This is an optimization exercise on Yosys and OpenROAD, whose aim is small area and a short achievable clock period, not a production implementation.
At most, simulation tests tie the RTL to the original design; equivalence was not proved.
The series may have gaps, and a smaller design here may also do less where the tests do not look.
Only the layout flow was run in run 2; the RTL was not checked for function there.

Run 1, PDN straps and rails:
Pins as bars on the die edge.
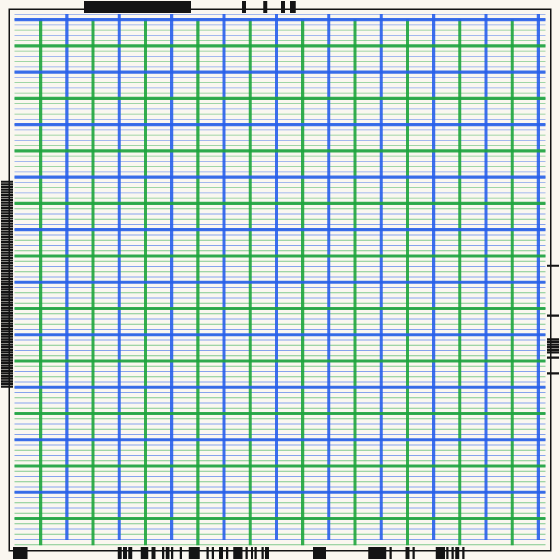
Run 1, cell classes on the final placement:
Fill, decap, tap and diode cells in gray.
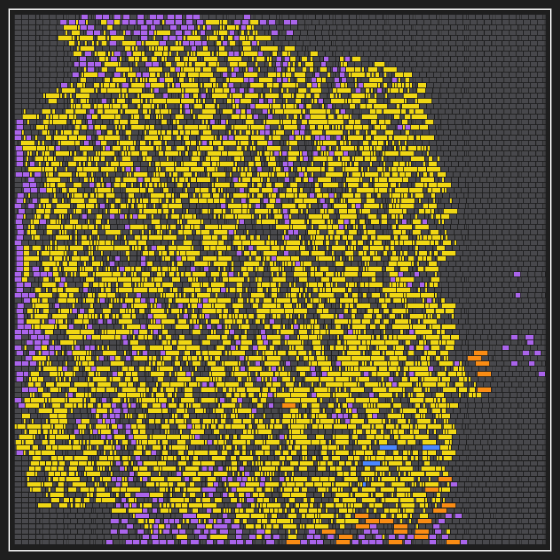
Run 1, clock network drawn from the DEF:
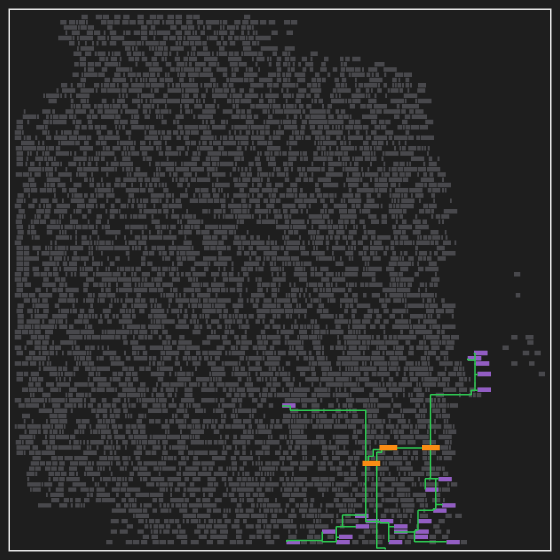
Run 1, routed metal, one color a layer:
Scale bar: 100 um.
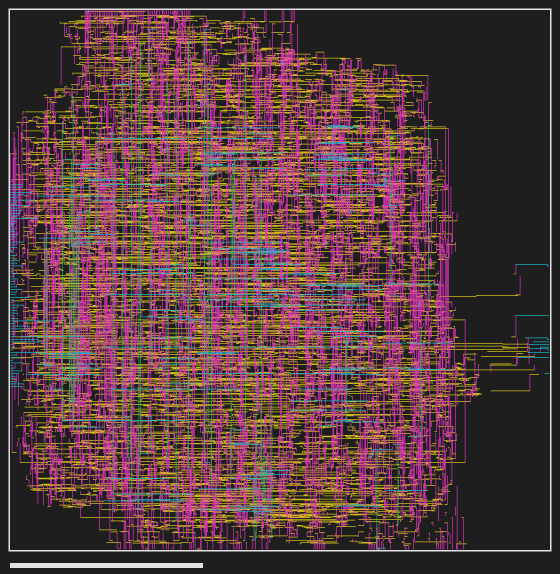
==> flow/run.sh <==
#!/bin/bash
# synth_recipe.tcl (not shown) runs the flow's synth.tcl, then flattens the netlist and writes it again
# the make line also repeats each setting of config.mk as NAME=value (left out here)
make -C /OpenROAD-flow-scripts/flow DESIGN_CONFIG=/design/flow/config.mk WORK_HOME=/design/flow/orfs CLKGATE_MAP_FILE= SYNTH_SCRIPT=/design/flow/synth_recipe.tcl finish
==> flow/config.mk <==
export PLATFORM = sky130hd
export DESIGN_NAME = winograd_top
export DESIGN_NICKNAME = winograd_top
export VERILOG_FILES = /design/flow/design.v
export SDC_FILE = /design/flow/constraint.sdc
export NUM_CORES = 4
export LEC_CHECK = 0
export CAP_MARGIN = 20
export CORE_MARGIN = 2
export CORE_UTILIZATION = 40
export SLEW_MARGIN = 20
==> flow/constraint.sdc <==
create_clock -name core_clock -period 15.5 [get_ports {clk}]
set_input_delay 3.1000 -clock core_clock [delete_from_list [all_inputs] [get_ports {clk}]]
set_output_delay 3.1000 -clock core_clock [all_outputs]
set_load 0.01 [all_outputs]
==> flow/design.v <==
module winograd(inp10, inp11, inp12, inp13 ,inp20,inp21,inp22,inp23,inp30,inp31,
inp32,inp33,inp40,inp41,inp42,inp43,ker10,ker11,ker12,ker20,ker21,ker22,
ker30,ker31,ker32,out10,out11,out20,out21);
input [7:0] inp10, inp11, inp12, inp13;
input [7:0] inp20, inp21, inp22, inp23;
input [7:0] inp30, inp31, inp32, inp33;
input [7:0] inp40, inp41, inp42, inp43;
input [7:0] ker10, ker11, ker12;
input [7:0] ker20, ker21, ker22;
input [7:0] ker30, ker31, ker32;
output reg [7:0] out10,out11;
output reg [7:0] out20,out21;
reg [7:0] pre1 [1:0];
reg [7:0] pre2 [1:0];
reg [7:0] pre_out1 [1:0];
reg [7:0] pre_out2 [1:0];
reg [7:0] p1 [2:0];
reg [7:0] p2 [2:0];
reg [7:0] p3 [2:0];
reg [7:0] p4 [2:0];
reg [7:0] q1 [3:0];
reg [7:0] q2 [3:0];
reg [7:0] q3 [3:0];
reg [7:0] q4 [3:0];
reg [7:0] s1 [3:0];
reg [7:0] s2 [3:0];
reg [7:0] s3 [3:0];
reg [7:0] s4 [3:0];
reg [7:0] t1 [3:0];
reg [7:0] t2 [3:0];
reg [7:0] t3 [3:0];
reg [7:0] t4 [3:0];
reg [7:0] qt1 [3:0];
reg [7:0] qt2 [3:0];
reg [7:0] qt3 [3:0];
reg [7:0] qt4 [3:0];
reg [7:0] y1 [3:0];
reg [7:0] y2 [3:0];
localparam [7:0] a1_0 = 8'h01;
localparam [7:0] a1_1 = 8'h00;
localparam [7:0] a2_0 = 8'h01;
localparam [7:0] a2_1 = 8'h01;
localparam [7:0] a3_0 = 8'h01;
localparam [7:0] a3_1 = 8'hFF;
localparam [7:0] a4_0 = 8'h00;
localparam [7:0] a4_1 = 8'hFF;
localparam [7:0] b1_0 = 8'h01;
localparam [7:0] b1_1 = 8'h00;
localparam [7:0] b1_2 = 8'hFF;
localparam [7:0] b1_3 = 8'h00;
localparam [7:0] b2_0 = 8'h00;
localparam [7:0] b2_1 = 8'h01;
localparam [7:0] b2_2 = 8'h01;
localparam [7:0] b2_3 = 8'h00;
localparam [7:0] b3_0 = 8'h00;
localparam [7:0] b3_1 = 8'hFF;
localparam [7:0] b3_2 = 8'h01;
localparam [7:0] b3_3 = 8'h00;
localparam [7:0] b4_0 = 8'h00;
localparam [7:0] b4_1 = 8'h01;
localparam [7:0] b4_2 = 8'h00;
localparam [7:0] b4_3 = 8'hFF;
localparam [7:0] bT1_0 = 8'h01;
localparam [7:0] bT1_1 = 8'h00;
localparam [7:0] bT1_2 = 8'h00;
localparam [7:0] bT1_3 = 8'h00;
localparam [7:0] bT2_0 = 8'h00;
localparam [7:0] bT2_1 = 8'h01;
localparam [7:0] bT2_2 = 8'hFF;
localparam [7:0] bT2_3 = 8'h01;
localparam [7:0] bT3_0 = 8'hFF;
localparam [7:0] bT3_1 = 8'h01;
localparam [7:0] bT3_2 = 8'h01;
localparam [7:0] bT3_3 = 8'h00;
localparam [7:0] bT4_0 = 8'h00;
localparam [7:0] bT4_1 = 8'h00;
localparam [7:0] bT4_2 = 8'h00;
localparam [7:0] bT4_3 = 8'hFF;
localparam [7:0] g1_0 = 8'h02;
localparam [7:0] g1_1 = 8'h00;
localparam [7:0] g1_2 = 8'h00;
localparam [7:0] g2_0 = 8'h01;
localparam [7:0] g2_1 = 8'h01;
localparam [7:0] g2_2 = 8'h01;
localparam [7:0] g3_0 = 8'h01;
localparam [7:0] g3_1 = 8'hFF;
localparam [7:0] g3_2 = 8'h01;
localparam [7:0] g4_0 = 8'h00;
localparam [7:0] g4_1 = 8'h00;
localparam [7:0] g4_2 = 8'h02;
localparam [7:0] gT1_0 = 8'h02;
localparam [7:0] gT1_1 = 8'h01;
localparam [7:0] gT1_2 = 8'h01;
localparam [7:0] gT1_3 = 8'h00;
localparam [7:0] gT2_0 = 8'h00;
localparam [7:0] gT2_1 = 8'h01;
localparam [7:0] gT2_2 = 8'hFF;
localparam [7:0] gT2_3 = 8'h00;
localparam [7:0] gT3_0 = 8'h00;
localparam [7:0] gT3_1 = 8'h01;
localparam [7:0] gT3_2 = 8'h01;
localparam [7:0] gT3_3 = 8'h02;
localparam [7:0] aT1_0 = 8'h01;
localparam [7:0] aT1_1 = 8'h01;
localparam [7:0] aT1_2 = 8'h01;
localparam [7:0] aT1_3 = 8'h00;
localparam [7:0] aT2_0 = 8'h00;
localparam [7:0] aT2_1 = 8'h01;
localparam [7:0] aT2_2 = 8'hFF;
localparam [7:0] aT2_3 = 8'hFF;
always @(*)
begin
p1[0] = g1_2*ker10 + g1_1*ker20 + g1_0*ker30;
p1[1] = g1_2*ker11 + g1_1*ker21 + g1_0*ker31;
p1[2] = g1_2*ker12 + g1_1*ker22 + g1_0*ker32;
p2[0] = g2_2*ker10 + g2_1*ker20 + g2_0*ker30;
p2[1] = g2_2*ker11 + g2_1*ker21 + g2_0*ker31;
p2[2] = g2_2*ker12 + g2_1*ker22 + g2_0*ker32;
p3[0] = g3_2*ker10 + g3_1*ker20 + g3_0*ker30;
p3[1] = g3_2*ker11 + g3_1*ker21 + g3_0*ker31;
p3[2] = g3_2*ker12 + g3_1*ker22 + g3_0*ker32;
p4[0] = g4_2*ker10 + g4_1*ker20 + g4_0*ker30;
p4[1] = g4_2*ker11 + g4_1*ker21 + g4_0*ker31;
p4[2] = g4_2*ker12 + g4_1*ker22 + g4_0*ker32;
end
always @(*)
begin
q1[3] = p1[2]*gT1_3 + p1[1]*gT2_3 + p1[0]*gT3_3;
q1[2] = p1[2]*gT1_2 + p1[1]*gT2_2 + p1[0]*gT3_2;
q1[1] = p1[2]*gT1_1 + p1[1]*gT2_1 + p1[0]*gT3_1;
q1[0] = p1[2]*gT1_0 + p1[1]*gT2_0 + p1[0]*gT3_0;
q2[3] = p2[2]*gT1_3 + p2[1]*gT2_3 + p2[0]*gT3_3;
q2[2] = p2[2]*gT1_2 + p2[1]*gT2_2 + p2[0]*gT3_2;
q2[1] = p2[2]*gT1_1 + p2[1]*gT2_1 + p2[0]*gT3_1;
q2[0] = p2[2]*gT1_0 + p2[1]*gT2_0 + p2[0]*gT3_0;
q3[3] = p3[2]*gT1_3 + p3[1]*gT2_3 + p3[0]*gT3_3;
q3[2] = p3[2]*gT1_2 + p3[1]*gT2_2 + p3[0]*gT3_2;
q3[1] = p3[2]*gT1_1 + p3[1]*gT2_1 + p3[0]*gT3_1;
q3[0] = p3[2]*gT1_0 + p3[1]*gT2_0 + p3[0]*gT3_0;
q4[3] = p4[2]*gT1_3 + p4[1]*gT2_3 + p4[0]*gT3_3;
q4[2] = p4[2]*gT1_2 + p4[1]*gT2_2 + p4[0]*gT3_2;
q4[1] = p4[2]*gT1_1 + p4[1]*gT2_1 + p4[0]*gT3_1;
q4[0] = p4[2]*gT1_0 + p4[1]*gT2_0 + p4[0]*gT3_0;
end
always @(*)
begin
s1[3] = bT1_3*inp10 + bT1_2*inp20 + bT1_1*inp30 + bT1_0*inp40;
s1[2] = bT1_3*inp11 + bT1_2*inp21 + bT1_1*inp31 + bT1_0*inp41;
s1[1] = bT1_3*inp12 + bT1_2*inp22 + bT1_1*inp32 + bT1_0*inp42;
s1[0] = bT1_3*inp13 + bT1_2*inp23 + bT1_1*inp33 + bT1_0*inp43;
s2[3] = bT2_3*inp10 + bT2_2*inp20 + bT2_1*inp30 + bT2_0*inp40;
s2[2] = bT2_3*inp11 + bT2_2*inp21 + bT2_1*inp31 + bT2_0*inp41;
s2[1] = bT2_3*inp12 + bT2_2*inp22 + bT2_1*inp32 + bT2_0*inp42;
s2[0] = bT2_3*inp13 + bT2_2*inp23 + bT2_1*inp33 + bT2_0*inp43;
s3[3] = bT3_3*inp10 + bT3_2*inp20 + bT3_1*inp30 + bT3_0*inp40;
s3[2] = bT3_3*inp11 + bT3_2*inp21 + bT3_1*inp31 + bT3_0*inp41;
s3[1] = bT3_3*inp12 + bT3_2*inp22 + bT3_1*inp32 + bT3_0*inp42;
s3[0] = bT3_3*inp13 + bT3_2*inp23 + bT3_1*inp33 + bT3_0*inp43;
s4[3] = bT4_3*inp10 + bT4_2*inp20 + bT4_1*inp30 + bT4_0*inp40;
s4[2] = bT4_3*inp11 + bT4_2*inp21 + bT4_1*inp31 + bT4_0*inp41;
s4[1] = bT4_3*inp12 + bT4_2*inp22 + bT4_1*inp32 + bT4_0*inp42;
s4[0] = bT4_3*inp13 + bT4_2*inp23 + bT4_1*inp33 + bT4_0*inp43;
end
always @(*)
begin
t1[3] = s1[3]*b1_3 + s1[2]*b2_3 + s1[1]*b3_3 + s1[0]*b4_3;
t1[2] = s1[3]*b1_2 + s1[2]*b2_2 + s1[1]*b3_2 + s1[0]*b4_2;
t1[1] = s1[3]*b1_1 + s1[2]*b2_1 + s1[1]*b3_1 + s1[0]*b4_1;
t1[0] = s1[3]*b1_0 + s1[2]*b2_0 + s1[1]*b3_0 + s1[0]*b4_0;
t2[3] = s2[3]*b1_3 + s2[2]*b2_3 + s2[1]*b3_3 + s2[0]*b4_3;
t2[2] = s2[3]*b1_2 + s2[2]*b2_2 + s2[1]*b3_2 + s2[0]*b4_2;
t2[1] = s2[3]*b1_1 + s2[2]*b2_1 + s2[1]*b3_1 + s2[0]*b4_1;
t2[0] = s2[3]*b1_0 + s2[2]*b2_0 + s2[1]*b3_0 + s2[0]*b4_0;
t3[3] = s3[3]*b1_3 + s3[2]*b2_3 + s3[1]*b3_3 + s3[0]*b4_3;
t3[2] = s3[3]*b1_2 + s3[2]*b2_2 + s3[1]*b3_2 + s3[0]*b4_2;
t3[1] = s3[3]*b1_1 + s3[2]*b2_1 + s3[1]*b3_1 + s3[0]*b4_1;
t3[0] = s3[3]*b1_0 + s3[2]*b2_0 + s3[1]*b3_0 + s3[0]*b4_0;
t4[3] = s4[3]*b1_3 + s4[2]*b2_3 + s4[1]*b3_3 + s4[0]*b4_3;
t4[2] = s4[3]*b1_2 + s4[2]*b2_2 + s4[1]*b3_2 + s4[0]*b4_2;
t4[1] = s4[3]*b1_1 + s4[2]*b2_1 + s4[1]*b3_1 + s4[0]*b4_1;
t4[0] = s4[3]*b1_0 + s4[2]*b2_0 + s4[1]*b3_0 + s4[0]*b4_0;
end
always @(*)
begin
qt1[0] = q1[0]*t1[0];
qt1[1] = q1[1]*t1[1];
qt1[2] = q1[2]*t1[2];
qt1[3] = q1[3]*t1[3];
qt2[0] = q2[0]*t2[0];
qt2[1] = q2[1]*t2[1];
qt2[2] = q2[2]*t2[2];
qt2[3] = q2[3]*t2[3];
qt3[0] = q3[0]*t3[0];
qt3[1] = q3[1]*t3[1];
qt3[2] = q3[2]*t3[2];
qt3[3] = q3[3]*t3[3];
qt4[0] = q4[0]*t4[0];
qt4[1] = q4[1]*t4[1];
qt4[2] = q4[2]*t4[2];
qt4[3] = q4[3]*t4[3];
y1[3] = aT1_3*qt1[3] + aT1_2*qt2[3] + aT1_1*qt3[3] + aT1_0*qt4[3];
y1[2] = aT1_3*qt1[2] + aT1_2*qt2[2] + aT1_1*qt3[2] + aT1_0*qt4[2];
y1[1] = aT1_3*qt1[1] + aT1_2*qt2[1] + aT1_1*qt3[1] + aT1_0*qt4[1];
y1[0] = aT1_3*qt1[0] + aT1_2*qt2[0] + aT1_1*qt3[0] + aT1_0*qt4[0];
y2[3] = aT2_3*qt1[3] + aT2_2*qt2[3] + aT2_1*qt3[3] + aT2_0*qt4[3];
y2[2] = aT2_3*qt1[2] + aT2_2*qt2[2] + aT2_1*qt3[2] + aT2_0*qt4[2];
y2[1] = aT2_3*qt1[1] + aT2_2*qt2[1] + aT2_1*qt3[1] + aT2_0*qt4[1];
y2[0] = aT2_3*qt1[0] + aT2_2*qt2[0] + aT2_1*qt3[0] + aT2_0*qt4[0];
pre_out1[1] = y1[3]*a1_1 + y1[2]*a2_1 + y1[1]*a3_1 + y1[0]*a4_1;
pre_out1[0] = y1[3]*a1_0 + y1[2]*a2_0 + y1[1]*a3_0 + y1[0]*a4_0;
pre_out2[1] = y2[3]*a1_1 + y2[2]*a2_1 + y2[1]*a3_1 + y2[0]*a4_1;
pre_out2[0] = y2[3]*a1_0 + y2[2]*a2_0 + y2[1]*a3_0 + y2[0]*a4_0;
pre1[1] = pre_out1[1]/4;
pre1[0] = pre_out1[0]/4;
pre2[1] = pre_out2[1]/4;
pre2[0] = pre_out2[0]/4;
 out10 = (pre1[1][5] == 1'b1)? {2'b11,pre1[1][5:0]} : (pre1[1]);
 out11 = (pre1[0][5] == 1'b1)? {2'b11,pre1[0][5:0]} : (pre1[0]);
  out20 = (pre2[1][5] == 1'b1)? {2'b11,pre2[1][5:0]} : (pre2[1]);
  out21 = (pre2[0][5] == 1'b1)? {2'b11,pre2[0][5:0]} : (pre2[0]);
end
endmodule
module winograd_top(clk, rst_n, in_valid,
    inp10, inp11, inp12, inp13, inp20, inp21, inp22, inp23,
    inp30, inp31, inp32, inp33, inp40, inp41, inp42, inp43,
    ker10, ker11, ker12, ker20, ker21, ker22, ker30, ker31, ker32,
    out_valid, out10, out11, out20, out21);
    input clk, rst_n, in_valid;
    input [7:0] inp10, inp11, inp12, inp13;
    input [7:0] inp20, inp21, inp22, inp23;
    input [7:0] inp30, inp31, inp32, inp33;
    input [7:0] inp40, inp41, inp42, inp43;
    input [7:0] ker10, ker11, ker12;
    input [7:0] ker20, ker21, ker22;
    input [7:0] ker30, ker31, ker32;
    output reg out_valid;
    output reg [7:0] out10, out11, out20, out21;
    wire [7:0] w10, w11, w20, w21;
    winograd core(inp10, inp11, inp12, inp13, inp20, inp21, inp22, inp23,
                  inp30, inp31, inp32, inp33, inp40, inp41, inp42, inp43,
                  ker10, ker11, ker12, ker20, ker21, ker22, ker30, ker31, ker32,
                  w10, w11, w20, w21);
    always @(posedge clk) begin
        if (rst_n == 1'b0)
            out_valid <= 1'b0;
        else
            out_valid <= in_valid;
        out10 <= w10;
        out11 <= w11;
        out20 <= w20;
        out21 <= w21;
    end
endmodule
==> implementation parameters, run 1 <==
Parameter                              Value

Yosys
  Net Count, Synth    4690
  Largest cells by area after synthesis    sky130_fd_sc_hd__fa_1 30%, sky130_fd_sc_hd__ha_1 22%, sky130_fd_sc_hd__xnor2_1 12%
  Syn Inst Count    3492
  Top_reg_cell synth    sky130_fd_sc_hd__dfxtp_1
  Cell with the most instances after synthesis    sky130_fd_sc_hd__inv_1
  Number of enable flip-flop cells after synthesis    0
  Cell area after synthesis    0.0304 mm2
  Count of unique library cells instantiated by Yosys    47
  FFs w/ async S/R, synth    0%
  Fraction of post-synthesis cell area in the top cell type by area    29.8%
  Avg Synthesized Cell Area    8.71 um2
  Top cell type by total area after synthesis    sky130_fd_sc_hd__fa_1
  Synthesis Warnings    28
  List of most frequent post-synthesis cells    934 x sky130_fd_sc_hd__inv_1, 542 x sky130_fd_sc_hd__ha_1, 453 x sky130_fd_sc_hd__fa_1, 427 x sky130_fd_sc_hd__xnor2_1, 189 x sky130_fd_sc_hd__nand2_1
  Seq cells post-synth    25
  Portion of the post-synthesis area used by sequential elements    1.65%

Worst setup path
  Critical path buffer and inverter count    15
  Endpoint type of the worst setup path    register
  Worst Path Required    15650 ps
  Slowest library cell on the worst path    sky130_fd_sc_hd__fa_1
  Crit Path Category    input pin to register
  Peak fanout along the critical path    5
  Highest cell delay on the worst timing path    680 ps
  Arrival time reported for the critical path endpoint    15270 ps
  Type of origin of the critical path    input pin
  Cell seen most often among critical-path stages    sky130_fd_sc_hd__fa_1
  Kind of cell with the highest combined delay on the critical path    adder cells

Detailed routing
  Count of unresolved DRC violations after routing    0
  DRT Pass-1 Iters    5
  Top Layer Used    met4
  Via/cell ratio    4.80
  Iteration-0 DRC count of the detailed router    1375
  Met3 layer wire length in the routed design    4090 um
  Residual antenna-violating net count after detailed routing    0
  Met1 Wirelength    44300 um
  Routed wire length on met2    46700 um

Cells and area
  Share of final-layout standard cells stronger than drive strength 1    12.3%
  Number of inserted diodes    0
  Area growth from synthesis to final layout    23.4%
  Count of nets after finishing    5282

Timing
  Worst hold slack    3390 ps
  Final worst path period need    15120 ps
  Slew Viols, Final    0
  Number of failing setup endpoints in the final timing report    0
  Slew @ Worst Pin    1030 ps
  Total Neg Setup Slack    0 ps
  Hold Violations, Final    0
  Portion of the clock cycle consumed by the worst path in the final layout    97.5%
  Maximum clock rate    66.2 MHz
  Normalized max-slew margin    30.5%

Clocking
  Number of clock sinks    25
  Cts-stage hold buffer count    0
  Clock-pin slew on the worst setup and hold paths    80 ps
  Number of H-tree levels    1
  Number of buffers created by CTS    3
  Root cell of the clock tree    sky130_fd_sc_hd__clkbuf_16
  Clock tree from TritonCTS    yes
  Largest buffer count on any clock path    2

Placed design
  Routability congestion estimate    1.01
  Count of port buffers added during placement    227
  Final HPWL from detailed placement    92300 um

Die
  Overall die area    0.0782 mm2
  Height of the die    280 um
  Horizontal extent of the die    280 um
  Floorplan row count    101
  Starting Density    40.2%
  Area of the core    0.0756 mm2
  Num ports    236

GRT
  Number of antenna violations at the first check in global routing    1
  Maximum number of pins on one net before global-route repair    16
  Grt total ovfl    0
  Global-route wire length before repair    149000 um
  Vias in the first global route    24700

Flow run
  Max-cap check violation count    0

Worst hold path
  Classification of the worst-slack hold path    input pin to register

Run status
  Outcome    finished clean
Back to the opening pictures, 'PDN straps and rails':
Key: green = VSS; blue = VDD
102 met1 rails follow the rows. The core has 101 rows. 236 signal pins sit on the boundary. 20 straps on met5. 20 straps on met4.

Back to the opening pictures, 'cell classes on the final placement':
Key: orange = registers [cells 25]; purple = remaining buffers and delay cells [cells 603]; blue = clock drivers and dummy loads [cells 4]; yellow = remaining logic cells [cells 3451]

Back to the opening pictures, 'clock network drawn from the DEF':
Key: orange = clock-net drivers [count 3]; green = clock wires [length 486 um]; purple = flip-flops [count 25]
There are 4 routed clock nets.

Back to the opening pictures, 'routed metal, one color a layer':
Key: magenta = M2 [wire length 46.7 mm]; yellow = M1 [wire length 44.3 mm]; green = M4 [wire length 4750 um]; cyan = M3 [wire length 4090 um]
Vias: 24300
global-route usage over all layers: 25.7%
routed wire length: 99800 um
average detailed-routed wire length per instance: 19.7 um

==> run 1: cell type report <==
class / instances / area (um2)
clock buffers: 3 / 75.1
clock inverters: 1 / 5.00
fillers: 7263 / 38000
inverters: 934 / 3510
multi-input cells: 2517 / 27000
flip-flops and latches: 25 / 500
well taps: 978 / 1220
repair buffers: 603 / 5200
==> run 1: cells in the final DEF, fill, tap and decap left out, drive strengths merged, types with 3 or more instances in the layout <==
| master | instances |
|---|---|
| nand2b | 24 |
| and3 | 5 |
| dlymetal6s2s | 12 |
| xnor3 | 25 |
| xnor2 | 427 |
| nor3b | 4 |
| xor2 | 108 |
| a311oi | 3 |
| and3b | 3 |
| o21ai | 26 |
| a21oi | 167 |
| nor2b | 38 |
| and2 | 127 |
| ha | 542 |
| nor3 | 27 |
| dfxtp | 25 |
| or2 | 3 |
| nor4 | 3 |
| or3 | 6 |
| o21a | 13 |
| clkdlybuf4s50 | 213 |
| a21boi | 4 |
| buf | 376 |
| a21o | 89 |
| inv | 934 |
| nand3 | 9 |
| fa | 453 |
| clkbuf | 3 |
| nand2 | 189 |
| o21bai | 56 |
| nor2 | 147 |
==> run 1: path summary, 6_finish.rpt <==
check	startpoint	end	slack, ps	depth (start not counted)
max	ker32[1]	out11[6]	380	45
min	in_valid	out_valid	3390	2
==> run 1: registers in the layout (all words and copies together), names as in the netlist <==
signal     flops
out10          6
out21          6
out_valid      1
out20          6
out11          6
==> run 1: per-stage QoR <==
step                setup slack (ps)  area [um2]  std cells  utilization [%]
global placement                -840       36600       5045             48.4
detailed placement              -934       36600       5045             48.4
floorplan                        445       30400       3492                -
global route                   -38.4       37500       5061             49.7
finish                           383       37500       5061             49.7
CTS                            0.801       37000       5053             49.0
==> run 1: repair_timing <==
item,CTS,global route
resized for setup,57,86
pin swaps,35,54
cloned,0,0
setup buffers,4,10
setup endpoints to repair,1,2
==> run 1: logic make-up after synthesis <==
| kind of cell | Yosys count | share of synthesized area (%) |
|---|---|---|
| fa+ha+maj | 995 | 52.1 |
| buf+inv | 950 | 11.8 |
| simple gates | 587 | 9.27 |
| xor+xnor | 562 | 17.4 |
| compound gates | 371 | 7.63 |
| flops | 25 | 1.65 |
| mux | 2 | 0.0658 |
==> run 1: metal layers <==
metal,GRT usage [%],vias up
li1,-,11700
met1,35.4,11900
met2,43.2,583
met3,0.634,100
met4,9.64,0
met5,0,-
Run 1, cell placement:
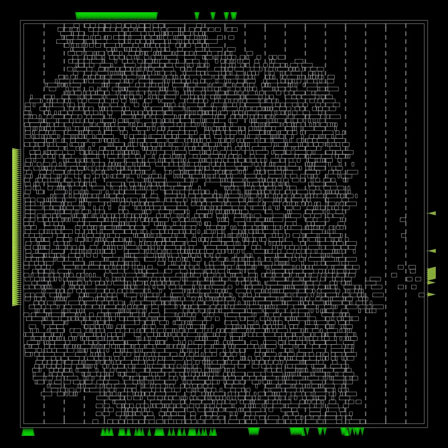

## Run 2: large edit since run 1, in outline
flow/design.v: 253 -> 3295 lines; modules unchanged: 0
  winograd: edited, 222 -> 3261 lines
  wino_fa: new, 6 lines
  winograd_top: edited, 31 -> 28 lines
==> module wino_fa as of run 2 <==
module wino_fa(a, b, c, s, co);
input a, b, c;
output s, co;
assign s = a ^ b ^ c;
assign co = (a & b) | (a & c) | (b & c);
endmodule
==> module winograd_top as of run 2 <==
module winograd_top(clk, rst_n, in_valid,
    inp10, inp11, inp12, inp13, inp20, inp21, inp22, inp23,
    inp30, inp31, inp32, inp33, inp40, inp41, inp42, inp43,
    ker10, ker11, ker12, ker20, ker21, ker22, ker30, ker31, ker32,
    out_valid, out10, out11, out20, out21);
    input clk, rst_n, in_valid;
    input [7:0] inp10, inp11, inp12, inp13;
    input [7:0] inp20, inp21, inp22, inp23;
    input [7:0] inp30, inp31, inp32, inp33;
    input [7:0] inp40, inp41, inp42, inp43;
    input [7:0] ker10, ker11, ker12;
    input [7:0] ker20, ker21, ker22;
    input [7:0] ker30, ker31, ker32;
    output out_valid;
    output [7:0] out10, out11, out20, out21;
    reg [4:1] vld;
    always @(posedge clk) begin
        if (rst_n == 1'b0)
            vld <= {4{1'b0}};
        else
            vld <= {vld[3:1], in_valid};
    end
    assign out_valid = vld[4];
    winograd core(clk, inp10, inp11, inp12, inp13, inp20, inp21, inp22, inp23,
                  inp30, inp31, inp32, inp33, inp40, inp41, inp42, inp43,
                  ker10, ker11, ker12, ker20, ker21, ker22, ker30, ker31, ker32,
                  out10, out11, out20, out21);
endmodule
--- a/flow/config.mk
+++ b/flow/config.mk
@@ -10,2 +10,3 @@
 export CORE_UTILIZATION = 40
 export SLEW_MARGIN = 20
+export SYNTH_HIERARCHICAL = 1
Run 2, cell placement:
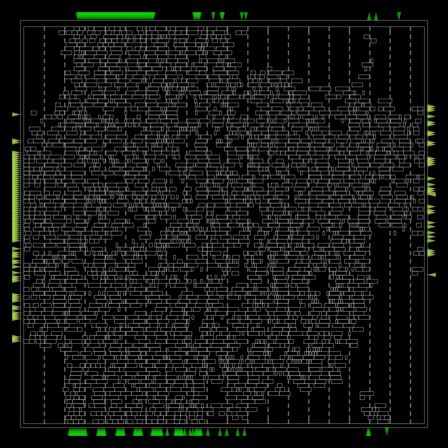
area of the core: 0.0732 mm2
floorplan row count: 99
sequential portion of the cell area: 26.8%
sequential cell count: 468
count of inserted tapcells: 959

Run 2, cell classes on the final placement:
Fill, decap, tap and diode cells in gray.
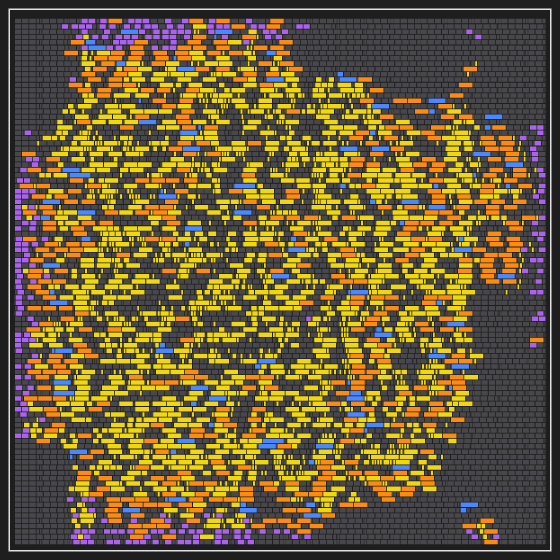
Key: yellow = remaining logic cells [cells 1914]; purple = remaining buffers and delay cells [cells 236]; blue = clock drivers and dummy loads [cells 102]; orange = registers [cells 468]

==> run 2 against run 1 <==
  * Still clean
  * Count of clock-buffer cells in the layout grew 61
  * Critical path depth shrank 30
  * Sequential cell count grew 443
  * Synthesized cell count shrank 31%
==> implementation parameters, run 2 <==
Parameter                              Value

Run status
  Outcome    finished clean (unchanged)

Detailed routing
  Average detailed-routed wire length per instance    22.5 um (was 19.7 um)
  Residual antenna-violating net count after detailed routing    0 (unchanged)
  Vias    17000 (was 24300)
  Count of unresolved DRC violations after routing    0 (unchanged)
  DRT Pass-1 Iters    7 (was 5)
  Routed wire length    82900 um (was 99800 um)

Timing
  Slew Viols, Final    0 (unchanged)
  Portion of the clock cycle consumed by the worst path in the final layout    35.0% (was 97.5%)
  Total Neg Setup Slack    0 ps (unchanged)
  Normalized max-slew margin    36.9% (was 30.5%)

Clocking
  Clock tree from TritonCTS    yes (unchanged)
  Root cell of the clock tree    sky130_fd_sc_hd__clkbuf_16 (unchanged)
  Largest buffer count on any clock path    3 (was 2)
  Number of clock sinks    468 (was 25)
  Number of buffers created by CTS    54 (was 3)
  Number of H-tree levels    2 (was 1)
  Resize count post-CTS    0 (was 57)
  Cts-stage hold buffer count    0 (unchanged)
  Setup Fix Bufs, Post-CTS    0 (was 4)

Placed design
  Number of placed instances, taps included    3577 (was 5045)
  Routability congestion estimate    0.978 (was 1.01)
  Count of port buffers added during placement    235 (was 227)

Yosys
  Top_reg_cell synth    sky130_fd_sc_hd__dfxtp_1 (unchanged)
  Count of unique library cells instantiated by Yosys    17 (was 47)
  Avg Synthesized Cell Area    12.4 um2 (was 8.71 um2)
  Top cell type by total area after synthesis    sky130_fd_sc_hd__fa_1 (unchanged)
  Cell area after synthesis    0.0297 mm2 (was 0.0304 mm2)
  Portion of the post-synthesis area used by sequential elements    31.6% (was 1.65%)
  List of most frequent post-synthesis cells    593 x sky130_fd_sc_hd__fa_1, 468 x sky130_fd_sc_hd__dfxtp_1, 416 x sky130_fd_sc_hd__inv_1, 368 x sky130_fd_sc_hd__nand2_1, 214 x sky130_fd_sc_hd__xnor2_1 (was 934 x sky130_fd_sc_hd__inv_1, 542 x sky130_fd_sc_hd__ha_1, 453 x sky130_fd_sc_hd__fa_1, 427 x sky130_fd_sc_hd__xnor2_1, 189 x sky130_fd_sc_hd__nand2_1)
  Dominant combinational cell family by area after synthesis    adder cells (unchanged)
  Seq cells post-synth    468 (was 25)
  Synthesis Warnings    8 (was 28)
  Post-synthesis simple-gate area fraction    6.56% (was 9.27%)
  Synth Area in Compound Gates    0% (was 7.63%)
  Portion of netlist area occupied by mux cells    0% (was 0.0658%)
  XOR/XNOR share of the synthesized area    9.87% (was 17.4%)
  Syn Inst Count    2400 (was 3492)
  Number of enable flip-flop cells after synthesis    0 (unchanged)

Cells and area
  Area growth from synthesis to final layout    17.8% (was 23.4%)
  Register with the most flip-flops    vld
  Fraction of the core area covered by cells at the end of the flow    47.7% (was 49.7%)
  Commonest non-fill, non-tap cells in the layout    593 x sky130_fd_sc_hd__fa_1, 468 x sky130_fd_sc_hd__dfxtp_1, 416 x sky130_fd_sc_hd__inv_1, 368 x sky130_fd_sc_hd__nand2_1, 235 x sky130_fd_sc_hd__clkdlybuf4s50_1 (was 922 x sky130_fd_sc_hd__inv_1, 519 x sky130_fd_sc_hd__ha_1, 446 x sky130_fd_sc_hd__fa_1, 404 x sky130_fd_sc_hd__xnor2_1, 368 x sky130_fd_sc_hd__buf_4)
  Number of flip-flops in the largest register    4
  Share of final-layout standard cells stronger than drive strength 1    3.79% (was 12.3%)
  Most common cell after layout, fill and taps aside    sky130_fd_sc_hd__fa_1 (was sky130_fd_sc_hd__inv_1)
  FILL cells    6479 (was 7263)
  Layout Cells excl Fill    3680 (was 5061)

Flow run
  Max-cap check violation count    0 (unchanged)

GRT
  Global-route usage over all layers    22.4% (was 25.7%)
  Grt peak-use layer    met2 (unchanged)
  Maximum number of pins on one net before global-route repair    33 (was 16)
  Met3 track demand over resource    5.36% (was 0.634%)
  Met2 track demand over resource in global routing    37.1% (was 43.2%)
  Met1 routing resource usage after global routing    27.6% (was 35.4%)
  Grt total ovfl    0 (unchanged)
  Vias in the first global route    19300 (was 24700)

Die
  Num ports    236 (unchanged)
  Height of the die    276 um (was 280 um)
  Starting Density    40.5% (was 40.2%)
  Horizontal extent of the die    276 um (was 280 um)

Worst setup path
  Type of origin of the critical path    register (was input pin)
[run 2: changes by cell type after synthesis, moves of 140 or more]
cell,change
sky130_fd_sc_hd__dfxtp_1,+443
sky130_fd_sc_hd__nor2_1,-143
sky130_fd_sc_hd__fa_1,+140
sky130_fd_sc_hd__xnor2_1,-213
sky130_fd_sc_hd__inv_1,-518
sky130_fd_sc_hd__ha_1,-392
sky130_fd_sc_hd__nand2_1,+179
sky130_fd_sc_hd__a21oi_1,-167
[run 2: worst paths after layout]
kind	depth (start not counted)	slack, ps	endpoint	from
max reg2reg	15	10080	core.r2_n1676	core.r1_inp10_0
min	0	330	core.r4_n2111	core.r3_n2111
max	15	10080	core.r2_n1676	core.r1_inp10_0
min reg2reg	0	330	core.r4_n2111	core.r3_n2111
[run 2: cell families after synthesis]
group                      Yosys count
xor gates and xnor gates           295
DFF                                468
buffers and inverters              434
adders and majority gates          743
and+or+nand+nor                    460
[run 2: final cells by class]
class                           count  area [um2]  area share [%]
Tap cell                          959        1200            3.43
Clock inverter                     38         379            1.08
Clock buffer                       64        1450            4.15
Antenna cell                        1        2.50         0.00716
Sequential cell                   468        9370            26.8
Multi-Input combinational cell   1498       18600            53.3
Inverter                          416        1560            4.47
Timing Repair Buffer              236        2360            6.75
[run 2: modules after synthesis (local to each module, per instance)]
module        cells  flip-flops and latches
winograd       1799                     464
winograd_top      8                       4
wino_fa           1                       0
[run 2: worst max-delay path: stages (launching register included)]
cell,delay (ps)
sky130_fd_sc_hd__dfxtp_1,530
sky130_fd_sc_hd__inv_1,150
sky130_fd_sc_hd__ha_1,250
sky130_fd_sc_hd__fa_1,410
sky130_fd_sc_hd__fa_1,390
sky130_fd_sc_hd__fa_1,610
sky130_fd_sc_hd__nand2b_1,110
sky130_fd_sc_hd__fa_1,480
sky130_fd_sc_hd__fa_1,410
sky130_fd_sc_hd__fa_1,430
sky130_fd_sc_hd__fa_1,440
sky130_fd_sc_hd__xor2_1,160
sky130_fd_sc_hd__xnor2_1,190
sky130_fd_sc_hd__xnor2_1,160
sky130_fd_sc_hd__xnor2_1,110
sky130_fd_sc_hd__xnor2_1,410
[run 2: through the flow]
| stage | setup slack [ps] | hold slack, ps |
|---|---|---|
| finish | 10080 | 326 |
| global route | 9950 | 332 |
| CTS | 10120 | 327 |
| detailed placement | 10170 | 312 |
| global placement | 10110 | 312 |
| floorplan | 10720 | 310 |
[run 2: per-layer routing]
layer	vias up	share of wire (%)
li1	7549	-
met3	166	6.8
met2	587	48
met1	8664	40
met4	4	5.5
met5	-	0.022

-- static timing again, ports no longer ideal --
The results above use ideal ports. As a check the final layouts listed here were re-extracted and re-timed, cells and wires unchanged. Step 1 sets driving cells, clkbuf_16 on the clock port and buf_2 on the other inputs (assumed; they add their load-dependent delay and slew). Step 2 adds t to the input delays and takes it off the output delays; t is the mean of the earliest and latest rising clock arrival at the registers after step 1. Input paths then give back, and output paths get back, about the clock's delay inside the block. a / b / c = no drivers / after step 1 / after step 2; a / b = the first two.
run | t, ns | setup WS [ns] | hold WS [ns] | pins driven straight from the clock port
run 1 | 0.297 | 0.383 / 0.389 / 0.092 | 3.394 / 3.387 / 3.684 | 1
run 2 | 0.674 | 10.082 / 10.082 / 10.082 | 0.326 / 0.326 / 0.326 | 1
After both steps every run listed still meets setup and hold. For run 1, which loses most, drivers alone change the setup slack by +0.006 ns; drivers and shift together by -0.291 ns.
